This is an optimization exercise on Yosys and OpenROAD, whose aim is small area, a short achievable clock period and few clock cycles, not a production implementation.
The RTL was checked by simulation tests, not by an equivalence proof against the original design.
The series may have gaps, and a smaller design here may also do less where the tests do not look.

### flow/design.v
typedef enum logic[1:0]{
    ACCU_FSM_IDLE = 2'b00,
    ACCU_FSM_CAL,
    ACCU_FSM_VLD
}cmac_accu_fsm_e;
module ytydla_cmac_mul(
    clk,
    rst_n,
    data,
    weight,
    result);
    input               clk;
    input               rst_n;
    input   signed           [32 - 1:0]   data;
    input   signed           [32 - 1:0]   weight;
    output  signed           [32 - 1:0]   result;
    logic   signed           [2 * 32 - 1:0] temp;
    logic   [32 - 1:0] pre_output;
    assign  temp = (data * weight) >> 12;
    assign  result = pre_output;
    always_ff @(posedge clk or negedge rst_n)begin
        if (~rst_n) begin
            pre_output <= 32'b0;
        end
        else begin
            pre_output <= temp;
        end
    end
endmodule
module ytydla_cmac_accu(ytydla_core_clk,
                             ytydla_core_rst_n,
                             cmac2accu_valid,
                             cmac2accu_adder_0,
                             cmac2accu_adder_1,
                             cmac2accu_adder_2,
                             cmac2accu_adder_3,
                             cmac2accu_adder_4,
                             cmac2accu_adder_5,
                             cmac2accu_adder_6,
                             cmac2accu_adder_7,
                             accu2cmac_aggregation,
                             accu2cmac_valid);
    input                               ytydla_core_clk;
    input                               ytydla_core_rst_n;
    input                               cmac2accu_valid;
    input    [32 - 1:0] cmac2accu_adder_0;
    input    [32 - 1:0] cmac2accu_adder_1;
    input    [32 - 1:0] cmac2accu_adder_2;
    input    [32 - 1:0] cmac2accu_adder_3;
    input    [32 - 1:0] cmac2accu_adder_4;
    input    [32 - 1:0] cmac2accu_adder_5;
    input    [32 - 1:0] cmac2accu_adder_6;
    input    [32 - 1:0] cmac2accu_adder_7;
    output   logic  [32 - 1:0] accu2cmac_aggregation;
    output   logic                       accu2cmac_valid;
    cmac_accu_fsm_e                     cmac_accu_fsm;
    logic      [2:0]                    cal_time;
    logic   [32 - 1:0] accu_level1_0;
    logic   [32 - 1:0] accu_level1_1;
    logic   [32 - 1:0] accu_level2_0;
    assign accu2cmac_valid = (cmac_accu_fsm == ACCU_FSM_VLD);
    always_ff @(posedge ytydla_core_clk or negedge ytydla_core_rst_n) begin
        if (~ytydla_core_rst_n) begin
            cmac_accu_fsm <= ACCU_FSM_IDLE;
        end else begin
            case (cmac_accu_fsm)
                ACCU_FSM_IDLE: 
                cmac_accu_fsm <= cmac2accu_valid ? ACCU_FSM_CAL : ACCU_FSM_IDLE;
                ACCU_FSM_CAL :
                if (cal_time >= 2) begin
                    cmac_accu_fsm <= ACCU_FSM_VLD;
                end
                else begin
                    cmac_accu_fsm <= ACCU_FSM_CAL;
                end
                ACCU_FSM_VLD:
                cmac_accu_fsm <= ACCU_FSM_IDLE;
            endcase
        end
    end
    always_ff @(posedge ytydla_core_clk or negedge ytydla_core_rst_n) begin
        if (~ytydla_core_rst_n) begin
            cal_time <= 'b0;
        end
        else begin
            if (cmac_accu_fsm == ACCU_FSM_CAL)
                cal_time <= cal_time + 1;
            else
                cal_time <= 'b0; 
        end
    end
    always_ff   @(posedge ytydla_core_clk) begin
        accu_level1_0 <= cmac2accu_adder_3 + cmac2accu_adder_2 + cmac2accu_adder_1 + cmac2accu_adder_0;
    end
    always_ff   @(posedge ytydla_core_clk) begin
        accu_level1_1 <= cmac2accu_adder_7 + cmac2accu_adder_6 + cmac2accu_adder_5 + cmac2accu_adder_4;
    end
    always_ff   @(posedge ytydla_core_clk) begin
        accu_level2_0 <= accu_level1_1 + accu_level1_0;
    end
    always_ff   @(posedge ytydla_core_clk) begin
        accu2cmac_aggregation <= accu_level2_0;
    end
endmodule
module ytydla_cmac(ytydla_core_clk,
                        ytydla_core_rst_n,
                        mem2cmac_valid,
                        mem2cmac_dat_0,
                        mem2cmac_dat_1,
                        mem2cmac_dat_2,
                        mem2cmac_dat_3,
                        mem2cmac_dat_4,
                        mem2cmac_dat_5,
                        mem2cmac_dat_6,
                        mem2cmac_dat_7,
                        mem2cmac_dat_size,
                        mem2cmac_wt_0,
                        mem2cmac_wt_1,
                        mem2cmac_wt_2,
                        mem2cmac_wt_3,
                        mem2cmac_wt_4,
                        mem2cmac_wt_5,
                        mem2cmac_wt_6,
                        mem2cmac_wt_7,
                        cmac2mem_result,
                        cmac2mem_valid);
    input                                    ytydla_core_clk;
    input                                    ytydla_core_rst_n;
    input                                    mem2cmac_valid;
    input       [32 - 1:0]  mem2cmac_dat_0;
    input       [32 - 1:0]  mem2cmac_dat_1;
    input       [32 - 1:0]  mem2cmac_dat_2;
    input       [32 - 1:0]  mem2cmac_dat_3;
    input       [32 - 1:0]  mem2cmac_dat_4;
    input       [32 - 1:0]  mem2cmac_dat_5;
    input       [32 - 1:0]  mem2cmac_dat_6;
    input       [32 - 1:0]  mem2cmac_dat_7;
    input       [31:0]                       mem2cmac_dat_size;
    input       [32 - 1:0]  mem2cmac_wt_0;
    input       [32 - 1:0]  mem2cmac_wt_1;
    input       [32 - 1:0]  mem2cmac_wt_2;
    input       [32 - 1:0]  mem2cmac_wt_3;
    input       [32 - 1:0]  mem2cmac_wt_4;
    input       [32 - 1:0]  mem2cmac_wt_5;
    input       [32 - 1:0]  mem2cmac_wt_6;
    input       [32 - 1:0]  mem2cmac_wt_7;
    output  logic  [32 - 1:0]  cmac2mem_result;
    output  logic                               cmac2mem_valid;
    logic         [32 - 1:0]  cmac_dat_0;
    logic         [32 - 1:0]  cmac_dat_1;
    logic         [32 - 1:0]  cmac_dat_2;
    logic         [32 - 1:0]  cmac_dat_3;
    logic         [32 - 1:0]  cmac_dat_4;
    logic         [32 - 1:0]  cmac_dat_5;
    logic         [32 - 1:0]  cmac_dat_6;
    logic         [32 - 1:0]  cmac_dat_7;
    logic         [32 - 1:0]  cmac_wt_0;
    logic         [32 - 1:0]  cmac_wt_1;
    logic         [32 - 1:0]  cmac_wt_2;
    logic         [32 - 1:0]  cmac_wt_3;
    logic         [32 - 1:0]  cmac_wt_4;
    logic         [32 - 1:0]  cmac_wt_5;
    logic         [32 - 1:0]  cmac_wt_6;
    logic         [32 - 1:0]  cmac_wt_7;
    logic         [32 - 1:0]  mul_result_0;
    logic         [32 - 1:0]  mul_result_1;
    logic         [32 - 1:0]  mul_result_2;
    logic         [32 - 1:0]  mul_result_3;
    logic         [32 - 1:0]  mul_result_4;
    logic         [32 - 1:0]  mul_result_5;
    logic         [32 - 1:0]  mul_result_6;
    logic         [32 - 1:0]  mul_result_7;
    logic                                      input_valid_d1;       
    logic                                      cmac2accu_valid;
    logic                                      accu2cmac_valid;
    assign cmac2mem_valid = accu2cmac_valid;
    always_ff @(posedge ytydla_core_clk or negedge ytydla_core_rst_n) begin
        if (~ytydla_core_rst_n) begin
            input_valid_d1 <= 0;
        end
        else begin
            input_valid_d1 <= mem2cmac_valid;
        end
    end
    always_ff @(posedge ytydla_core_clk or negedge ytydla_core_rst_n) begin
        if (~ytydla_core_rst_n) begin
            cmac2accu_valid <= 0;
        end
        else begin
            cmac2accu_valid <= input_valid_d1;
        end
    end
    always_ff @(posedge ytydla_core_clk or negedge ytydla_core_rst_n) begin
        if (~ytydla_core_rst_n)begin
            cmac_dat_0 <= 0;
        end
        else begin
            if(mem2cmac_dat_size > 0) begin
                cmac_dat_0 <= mem2cmac_dat_0;
            end
            else begin
                cmac_dat_0 <= 0;
            end
        end
    end
    always_ff @(posedge ytydla_core_clk or negedge ytydla_core_rst_n) begin
        if (~ytydla_core_rst_n)begin
            cmac_dat_1 <= 0;
        end
        else begin
            if(mem2cmac_dat_size > 1) begin
                cmac_dat_1 <= mem2cmac_dat_1;
            end
            else begin
                cmac_dat_1 <= 0;
            end
        end
    end
    always_ff @(posedge ytydla_core_clk or negedge ytydla_core_rst_n) begin
        if (~ytydla_core_rst_n)begin
            cmac_dat_2 <= 0;
        end
        else begin
            if(mem2cmac_dat_size > 2) begin
                cmac_dat_2 <= mem2cmac_dat_2;
            end
            else begin
                cmac_dat_2 <= 0;
            end
        end
    end
    always_ff @(posedge ytydla_core_clk or negedge ytydla_core_rst_n) begin
        if (~ytydla_core_rst_n)begin
            cmac_dat_3 <= 0;
        end
        else begin
            if(mem2cmac_dat_size > 3) begin
                cmac_dat_3 <= mem2cmac_dat_3;
            end
            else begin
                cmac_dat_3 <= 0;
            end
        end
    end
    always_ff @(posedge ytydla_core_clk or negedge ytydla_core_rst_n) begin
        if (~ytydla_core_rst_n)begin
            cmac_dat_4 <= 0;
        end
        else begin
            if(mem2cmac_dat_size > 4) begin
                cmac_dat_4 <= mem2cmac_dat_4;
            end
            else begin
                cmac_dat_4 <= 0;
            end
        end
    end
    always_ff @(posedge ytydla_core_clk or negedge ytydla_core_rst_n) begin
        if (~ytydla_core_rst_n)begin
            cmac_dat_5 <= 0;
        end
        else begin
            if(mem2cmac_dat_size > 5) begin
                cmac_dat_5 <= mem2cmac_dat_5;
            end
            else begin
                cmac_dat_5 <= 0;
            end
        end
    end
    always_ff @(posedge ytydla_core_clk or negedge ytydla_core_rst_n) begin
        if (~ytydla_core_rst_n)begin
            cmac_dat_6 <= 0;
        end
        else begin
            if(mem2cmac_dat_size > 6) begin
                cmac_dat_6 <= mem2cmac_dat_6;
            end
            else begin
                cmac_dat_6 <= 0;
            end
        end
    end
    always_ff @(posedge ytydla_core_clk or negedge ytydla_core_rst_n) begin
        if (~ytydla_core_rst_n)begin
            cmac_dat_7 <= 0;
        end
        else begin
            if(mem2cmac_dat_size > 7) begin
                cmac_dat_7 <= mem2cmac_dat_7;
            end
            else begin
                cmac_dat_7 <= 0;
            end
        end
    end
    always_ff @(posedge ytydla_core_clk or negedge ytydla_core_rst_n) begin
        if (~ytydla_core_rst_n)begin
            cmac_wt_0 <= 0;
        end
        else begin
            if(mem2cmac_dat_size > 0) begin
                cmac_wt_0 <= mem2cmac_wt_0;
            end
            else begin
                cmac_wt_0 <= 0;
            end
        end
    end
    always_ff @(posedge ytydla_core_clk or negedge ytydla_core_rst_n) begin
        if (~ytydla_core_rst_n)begin
            cmac_wt_1 <= 0;
        end
        else begin
            if(mem2cmac_dat_size > 1) begin
                cmac_wt_1 <= mem2cmac_wt_1;
            end
            else begin
                cmac_wt_1 <= 0;
            end
        end
    end
    always_ff @(posedge ytydla_core_clk or negedge ytydla_core_rst_n) begin
        if (~ytydla_core_rst_n)begin
            cmac_wt_2 <= 0;
        end
        else begin
            if(mem2cmac_dat_size > 2) begin
                cmac_wt_2 <= mem2cmac_wt_2;
            end
            else begin
                cmac_wt_2 <= 0;
            end
        end
    end
    always_ff @(posedge ytydla_core_clk or negedge ytydla_core_rst_n) begin
        if (~ytydla_core_rst_n)begin
            cmac_wt_3 <= 0;
        end
        else begin
            if(mem2cmac_dat_size > 3) begin
                cmac_wt_3 <= mem2cmac_wt_3;
            end
            else begin
                cmac_wt_3 <= 0;
            end
        end
    end
    always_ff @(posedge ytydla_core_clk or negedge ytydla_core_rst_n) begin
        if (~ytydla_core_rst_n)begin
            cmac_wt_4 <= 0;
        end
        else begin
            if(mem2cmac_dat_size > 4) begin
                cmac_wt_4 <= mem2cmac_wt_4;
            end
            else begin
                cmac_wt_4 <= 0;
            end
        end
    end
    always_ff @(posedge ytydla_core_clk or negedge ytydla_core_rst_n) begin
        if (~ytydla_core_rst_n)begin
            cmac_wt_5 <= 0;
        end
        else begin
            if(mem2cmac_dat_size > 5) begin
                cmac_wt_5 <= mem2cmac_wt_5;
            end
            else begin
                cmac_wt_5 <= 0;
            end
        end
    end
    always_ff @(posedge ytydla_core_clk or negedge ytydla_core_rst_n) begin
        if (~ytydla_core_rst_n)begin
            cmac_wt_6 <= 0;
        end
        else begin
            if(mem2cmac_dat_size > 6) begin
                cmac_wt_6 <= mem2cmac_wt_6;
            end
            else begin
                cmac_wt_6 <= 0;
            end
        end
    end
    always_ff @(posedge ytydla_core_clk or negedge ytydla_core_rst_n) begin
        if (~ytydla_core_rst_n)begin
            cmac_wt_7 <= 0;
        end
        else begin
            if(mem2cmac_dat_size > 7) begin
                cmac_wt_7 <= mem2cmac_wt_7;
            end
            else begin
                cmac_wt_7 <= 0;
            end
        end
    end
    ytydla_cmac_mul mul_0(.clk      (ytydla_core_clk),
                          .rst_n    (ytydla_core_rst_n),
                          .data     (cmac_dat_0),
                          .weight   (cmac_wt_0),
                          .result   (mul_result_0));
    ytydla_cmac_mul mul_1(.clk      (ytydla_core_clk),
                          .rst_n    (ytydla_core_rst_n),
                          .data     (cmac_dat_1),
                          .weight   (cmac_wt_1),
                          .result   (mul_result_1));
    ytydla_cmac_mul mul_2(.clk      (ytydla_core_clk),
                          .rst_n    (ytydla_core_rst_n),
                          .data     (cmac_dat_2),
                          .weight   (cmac_wt_2),
                          .result   (mul_result_2));
    ytydla_cmac_mul mul_3(.clk      (ytydla_core_clk),
                          .rst_n    (ytydla_core_rst_n),
                          .data     (cmac_dat_3),
                          .weight   (cmac_wt_3),
                          .result   (mul_result_3));
    ytydla_cmac_mul mul_4(.clk      (ytydla_core_clk),
                          .rst_n    (ytydla_core_rst_n),
                          .data     (cmac_dat_4),
                          .weight   (cmac_wt_4),
                          .result   (mul_result_4));
    ytydla_cmac_mul mul_5(.clk      (ytydla_core_clk),
                          .rst_n    (ytydla_core_rst_n),
                          .data     (cmac_dat_5),
                          .weight   (cmac_wt_5),
                          .result   (mul_result_5));
    ytydla_cmac_mul mul_6(.clk      (ytydla_core_clk),
                          .rst_n    (ytydla_core_rst_n),
                          .data     (cmac_dat_6),
                          .weight   (cmac_wt_6),
                          .result   (mul_result_6));
    ytydla_cmac_mul mul_7(.clk      (ytydla_core_clk),
                          .rst_n    (ytydla_core_rst_n),
                          .data     (cmac_dat_7),
                          .weight   (cmac_wt_7),
                          .result   (mul_result_7));
    ytydla_cmac_accu   cmac_accu(
                                .ytydla_core_clk    (ytydla_core_clk),
                                .ytydla_core_rst_n  (ytydla_core_rst_n),
                                .cmac2accu_valid    (cmac2accu_valid),
                                .cmac2accu_adder_0  (mul_result_0),
                                .cmac2accu_adder_1  (mul_result_1),
                                .cmac2accu_adder_2  (mul_result_2),
                                .cmac2accu_adder_3  (mul_result_3),
                                .cmac2accu_adder_4  (mul_result_4),
                                .cmac2accu_adder_5  (mul_result_5),
                                .cmac2accu_adder_6  (mul_result_6),
                                .cmac2accu_adder_7  (mul_result_7),
                                .accu2cmac_aggregation (cmac2mem_result),
                                .accu2cmac_valid     (accu2cmac_valid));
endmodule
### flow/run.sh
#!/bin/bash
# synth_recipe.tcl (not shown) runs the flow's synth.tcl, then flattens the netlist and writes it again
# the make line also repeats each setting of config.mk as NAME=value (left out here)
make -C /OpenROAD-flow-scripts/flow DESIGN_CONFIG=/design/flow/config.mk WORK_HOME=/design/flow/orfs CLKGATE_MAP_FILE= SYNTH_SCRIPT=/design/flow/synth_recipe.tcl finish
### flow/config.mk
export PLATFORM = sky130hd
export DESIGN_NAME = ytydla_cmac
export DESIGN_NICKNAME = ytydla_cmac
export VERILOG_FILES = /design/flow/design.v
export SDC_FILE = /design/flow/constraint.sdc
export NUM_CORES = 4
export LEC_CHECK = 0
export CAP_MARGIN = 20
export CORE_MARGIN = 2
export CORE_UTILIZATION = 45
export PLACE_DENSITY = 0.6
export SLEW_MARGIN = 20
### flow/constraint.sdc
create_clock -name core_clock -period 9.0 [get_ports {ytydla_core_clk}]
set_input_delay 1.8000 -clock core_clock [delete_from_list [all_inputs] [get_ports {ytydla_core_clk}]]
set_output_delay 1.8000 -clock core_clock [all_outputs]
set_load 0.01 [all_outputs]
**Run 1: a small window of the routed layout**

Region (168, 535) to (198, 565) µm. Cells in grey, sequential cells in the stronger grey; small squares are vias.
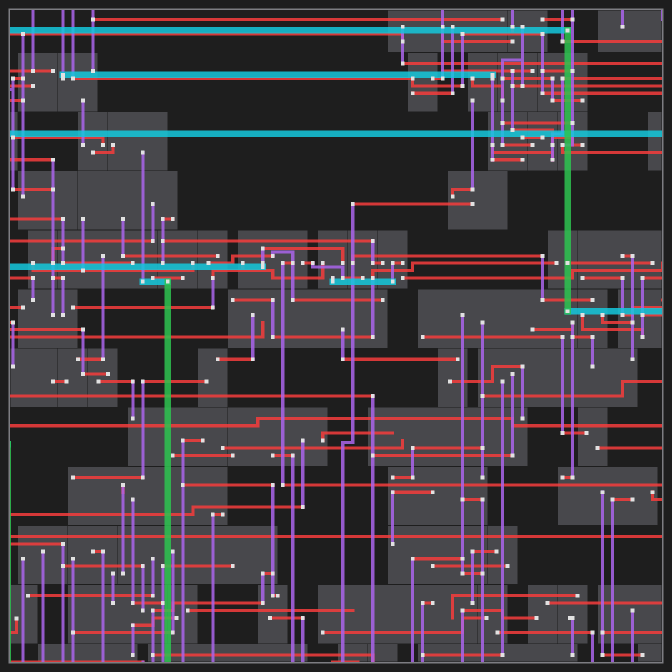
Key: cyan = M3; red = M1; green = M4; purple = M2
Sequential cells in the window: 0. 56 logic cells have their middle in the window. Most frequent: inv_1 (14), ha_1 (9), fa_1 (7).

**Run 1: I/O pins on the die edge**

(0.5 px per µm) Pins as bars across the die edge, other pins in grey.
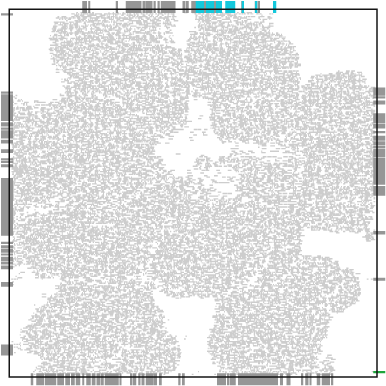
Key: cyan = mem2cmac_wt_5 [pins 32, direction input, edge top]; green = ytydla_core_rst_n [pins 1, direction input, edge right]

**Run 1: supply voltage drop heat map**

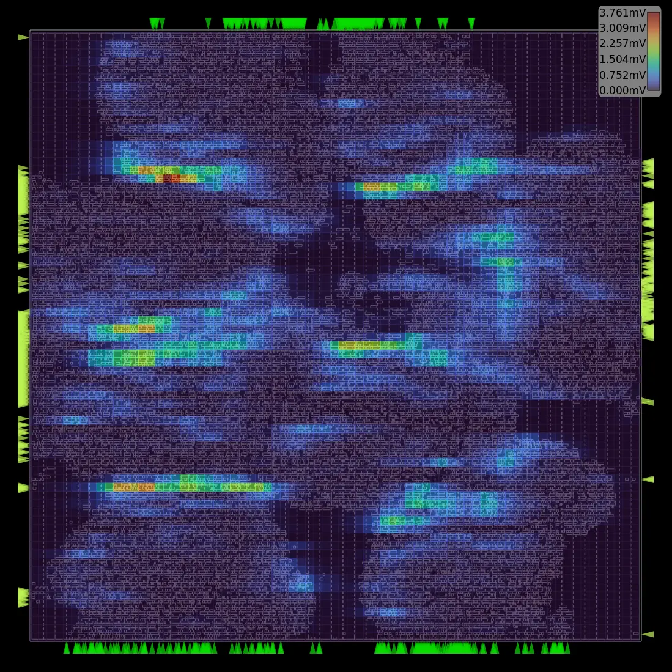

==> run summary, run 1 <==
- Minimum setup slack among reg-to-reg paths: around 640 ps
- Actual transition at the worst max-transition pin: 1150 ps
- Buffers added on ports: 579
- Count of endpoints failing hold in the final timing report: 0
- Synthesized-area fraction occupied by and/or/nand/nor cells: 16.88%
- Number of nets still failing antenna checks after routing: 0
- Result of the run: finished clean
- Final routed wire length divided by cell count: 21.30 µm
- Initial DRT Pass Iterations: 6
- Fin crit share: around 93%
- Launch point of the worst hold path: cmac_accu.accu_level2_0[31]
- Worst setup slack after placement: between 600 and 700 ps
- Xor/xnor cell area share of the yosys netlist: 2.521%
- DIE AREA: 536,900 µm²
- Iter 0 DRT Violations: 8,920
- Effective utilization at floorplan: 45.19%
- Vias in the first global route: 180,720
- Final count of pins violating max slew: 0
- Main combinational cell family by area after synthesis: adder cells
- Worst Hold Margin: 324.1 ps
- Placed Instances: ~32,000
- Maximum fanout count along the critical path: 24
- Area growth from synthesis to layout: 7.964%
- Number of hold buffers added after cts: 0
- Clock transition at path regs: 50 ps
- Number of clock buffers inserted by TritonCTS: 137
- Most common library cell in the layout ignoring fill and taps: fa_1
- Kind of end point of the critical path: flop
- Total global-route track usage: 26.34%
- R2R cell count: 25
- Mux contribution to synthesized area: 0.008377%
- Clock Latency Late Sink: between 900 and 1000 ps
- Maximum number of pins on one net before global-route repair: around 140
- Global route overflow: 0
- Setup TNS: 0 ps
- Max clock buf depth: 4
- Share of the synthesized area in compound gates (AO/OA/AOI/OAI): 1.930%
- Final Wtd Congestion: 0.8976
- Die outline height: around 730 µm
- Net count reported at finish: 32,704
Testbench counts for the RTL of run 1, summed over its fixed seeds: cycles 16,800.
-- run 1: synthesized netlist by cell type, types with 6 or more instances --
library cell	number	area (µm²)
fa_1	6085	121800
inv_1	5954	22350
and2_1	3572	22350
nand2_1	3145	11810
ha_1	1369	17130
clkbuf_1	1250	4692
dfrtp_1	775	19390
nor2b_1	558	3491
xnor2_1	531	4651
nor2_1	202	758.2
a21oi_1	188	940.9
xor2_1	157	1375
dfxtp_1	128	2562
a21o_1	109	818.3
o21ai_0	98	490.5
nand2b_1	79	494.2
nor3_1	63	315.3
o21a_1	54	405.4
and3_1	35	219.0
nand3_1	35	175.2
nand4_1	26	162.7
o21bai_1	24	180.2
a211oi_1	21	157.7
a31oi_1	21	131.4
or3_1	15	93.84
and4_1	13	113.9
buf_1	13	48.80
a21boi_0	12	90.09
nor4_1	12	75.07
o211ai_1	11	82.58
o21ai_1	9	45.04
o31ai_1	9	67.56
or2_2	9	56.30
a211o_1	7	61.31
a41oi_1	7	61.31
a311oi_1	6	52.55
a41o_1	6	60.06
o31a_1	6	52.55
-- run 1: through the flow --
stage | util (%) | area, µm²
final | 48.79 | 258000
after floorplan | - | 239000
after global routing | 48.77 | 257900
after global placement | 47.84 | 253000
after detailed placement | 47.84 | 253000
after CTS | 48.74 | 257800
-- run 1: how the worst max path moves through the flow --
stage              startpoint                    to  slack, ps  cells past startpoint
5_1_grt          cmac_wt_6[6]  mul_6.pre_output[31]        210                     26
6_report         cmac_wt_0[4]  mul_0.pre_output[26]        640                     25
4_1_cts          cmac_wt_0[4]  mul_0.pre_output[26]        600                     25
3_5_place_dp     cmac_wt_0[4]  mul_0.pre_output[26]        660                     25
2_1_floorplan  cmac_dat_2[15]  mul_2.pre_output[31]       1550                     27
3_3_place_gp     cmac_wt_4[2]  mul_4.pre_output[28]        750                     25
-- run 1: cell families after synthesis --
kind of cell,after synthesis
AND/OR/NAND/NOR,7789
adder cells (fa/ha/maj),7454
buffers and inverters,7217
flip-flops,903
XOR/XNOR,688
AO/OA/AOI/OAI,666
multiplexers,2
-- run 1: cell type report --
class	instances	share of cell area [%]
multi-input cells	16599	73.65
clock buffers	177	1.521
well taps	6994	3.392
diodes	91	0.08826
repair buffers	1108	3.846
inverters	5954	8.662
flip-flops and latches	903	8.517
clock inverters	69	0.3278
-- run 1: worst max-delay path, stage by stage (launching register included) --
cell	delay (ps)
dfrtp_1	950
and2_1	260
fa_1	430
fa_1	490
inv_1	50
fa_1	460
fa_1	560
inv_1	60
fa_1	510
inv_1	60
fa_1	530
inv_1	50
fa_1	490
fa_1	410
ha_1	340
a21o_1	170
a21o_1	170
a21oi_1	150
o21ai_0	200
a22oi_1	380
a311oi_2	250
a41o_2	360
a31o_4	280
a2111o_1	420
o211ai_2	80
xnor2_1	130
-- run 1: per-layer routing --
metal	GRT usage [%]	vias up	part of all wire, %
li1	-	69913	-
met1	34.36	85244	41
met2	43.89	4330	48
met3	3.801	996	5.8
met4	11.54	16	5.3
met5	0	-	0.014
## Run 2: large edit since run 1, in outline
flow/design.v: 455 -> 2364 lines; modules unchanged: 0
  ytydla_cmac: edited, 351 -> 2364 lines
  removed: ytydla_cmac_mul, ytydla_cmac_accu
--- a/flow/config.mk
+++ b/flow/config.mk
@@ -10,3 +10,4 @@
 export CORE_UTILIZATION = 45
 export PLACE_DENSITY = 0.6
+export SETUP_SLACK_MARGIN = 4.0
 export SLEW_MARGIN = 20
==> run 2 against run 1 <==
  * Global-route usage is 18 points higher
  * Synthesized area down 89%
  * Still clean
  * Die area is 88% lower
  * Largest cell class unchanged
==> run summary, run 2 <==
- Max stage delay on crit path: 500 ps
- Kind of end point of the critical path: primary output
- Setup TNS: 0 ps
- Cell type with the highest aggregate area in the netlist: fa_1
- Total global-route track usage: a little over two fifths
- Net count reported at finish: about 4,400
- Maximum number of pins on one net before global-route repair: between 70 and 80
- Clock Latency Late Sink: 470 ps
- DIE AREA: 61,910 µm²
- Vias in the first global route: 28,089
- Die outline height: 248.8 µm
- Crit path buf inv count: 1
- Effective utilization at floorplan: 45.61%
- Most instantiated library cell after synthesis: inv_1
- Global route overflow: 0
- Number of hold buffers added after cts: 0
- Main area contributors after synthesis: fa_1, dfxtp_1, xnor2_1, mux4_2, a22oi_1
- Highest-delay cell along the critical path: or4_1
- Clock transition at path regs: 70 ps
- Result of the run: finished clean
- Maximum fanout count along the critical path: 5
Testbench counts for the RTL of run 2, summed over its fixed seeds: cycles 18,946.
-- run 2: cell count changes in the layout (fill, tap and decap cells not counted), sizes merged, moves of 532 or more --
cell / change
dfrtp: -773
and2: -3562
nor2b: -532
inv: -5600
fa: -5804
ha: -1263
nand2: -2943
-- run 2: area by class of cell --
class                      instances  area share [%]
multi-input combinational       2203           62.06
inverter                         385           4.268
timing repair buffer             662           18.43
clock inverter                    10          0.2811
sequential                       179           10.60
antenna                           27          0.1946
clock buffer                      21           1.388
tap                              773           2.786
-- run 2: worst paths after layout --
path,from,end,slack [ps],depth (start not counted)
hold / removal,cls_r[1],dr1[17],630,2
min in group asynchronous,ytydla_core_rst_n,phase[0],1660,1
max in group asynchronous,ytydla_core_rst_n,phase[1],7020,1
hold reg to reg,cls_r[1],dr1[17],630,2
setup reg to reg,dr0[15],accC[19],4090,13
setup / recovery,accS[29],cmac2mem_result[28],3900,11
-- run 2: stage by stage --
stage	hold slack (ps)	utilization [%]	area (µm²)	setup WS, ps
floorplan	509.9	-	26970	4184
global placement	609.3	56.17	33220	3256
detailed placement	623.4	56.17	33220	3319
CTS	639.2	57.98	34280	3787
global route	670.5	58.68	34700	3811
finish	634.7	58.71	34710	3905
-- run 2: metal layers --
layer	routed length, µm	GRT usage [%]	share of wire (%)	vias up
li1	-	-	-	11698
met1	50760	55.32	37	13971
met2	60220	67.09	43	2502
met3	19690	16.45	14	498
met4	8266	19.17	5.9	12
met5	93	0	0.067	-
-- run 2: cells by family after synthesis --
family | share of synthesized area [%]
adder cells (fa/ha/maj) | 26.03
AND/OR/NAND/NOR | 12.19
XOR/XNOR | 9.775
AO/OA/AOI/OAI | 18.74
multiplexers | 11.22
flip-flops | 13.32
buffers and inverters | 8.717
-- run 2: worst reg2reg max path, stage by stage, from the launching register on --
cell,delay (ps)
dfxtp_1,870
a22oi_1,240
xnor2_1,200
fa_1,560
inv_1,70
fa_1,440
fa_1,550
inv_1,70
fa_1,370
inv_1,80
fa_1,420
fa_1,380
inv_1,80
fa_1,430
-- run 2: what timing repair did --
action / CTS / global route
gates cloned: 1 / 0
buffers inserted: 18 / 18
setup endpoints to repair: 66 / 66
resized for setup: 134 / 83
pin swaps: 21 / 21
**Run 2: gate families picked out**

(3 px per µm)
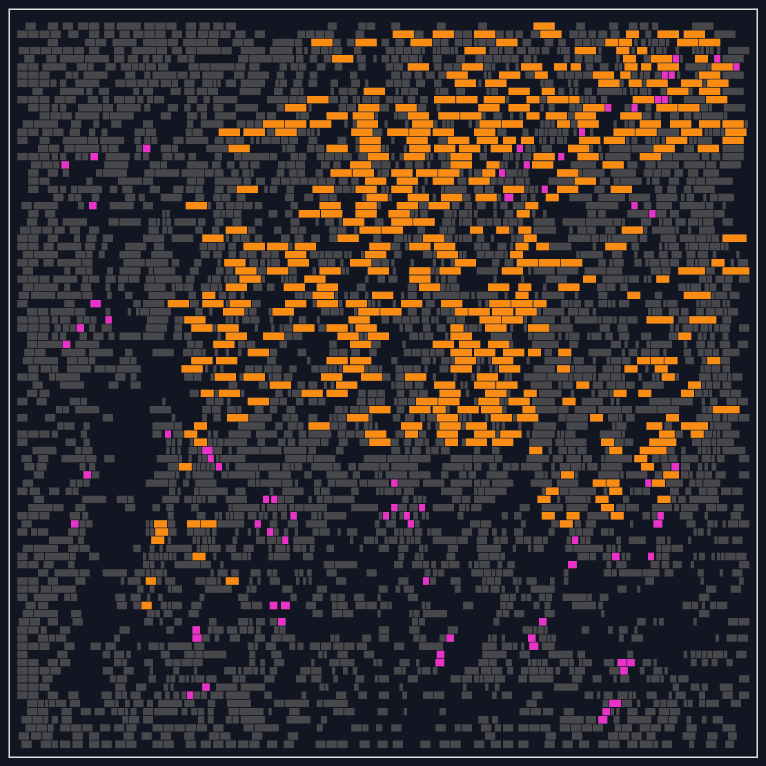
Key: orange = fa/ha/maj cells [cells 394]; magenta = and/or cells [cells 72, where all over the die]

**Run 2: supply voltage drop heat map**

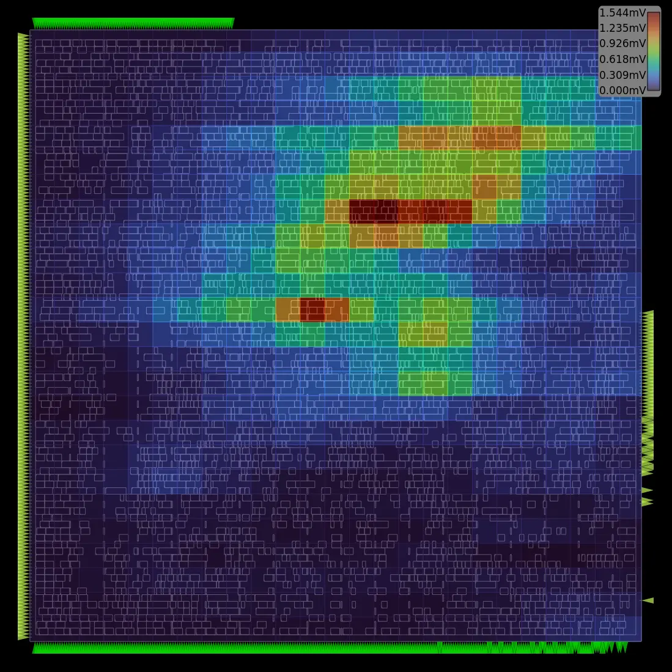

==> port drivers added, routing unchanged <==
The results above use ideal ports. As a check the final layouts listed here were re-extracted and re-timed, cells and wires unchanged.
Step 1, drivers: a clkbuf_16 drives ytydla_core_clk and a buf_2 each remaining input, both assumed.
Step 2 adds t to the input delays and takes it off the output delays; t is the mean of the earliest and latest rising clock arrival at the registers after step 1. Input paths then give back, and output paths get back, about the clock's delay inside the block.
a / b / c = no drivers / after step 1 / after step 2; a / b = the first two.
run	t (ns)	setup slack, ns	worst data-port slew with drivers (ns)	pins driven straight from the clock port
run 1	1.019	0.638 / 0.638 / 0.638	0.27	1
run 2	0.530	3.905 / 3.836 / 3.388	0.19	1
After both steps every run listed still meets setup and hold. For run 2, which loses most, drivers alone change the setup slack by -0.069 ns; drivers and shift together by -0.517 ns.
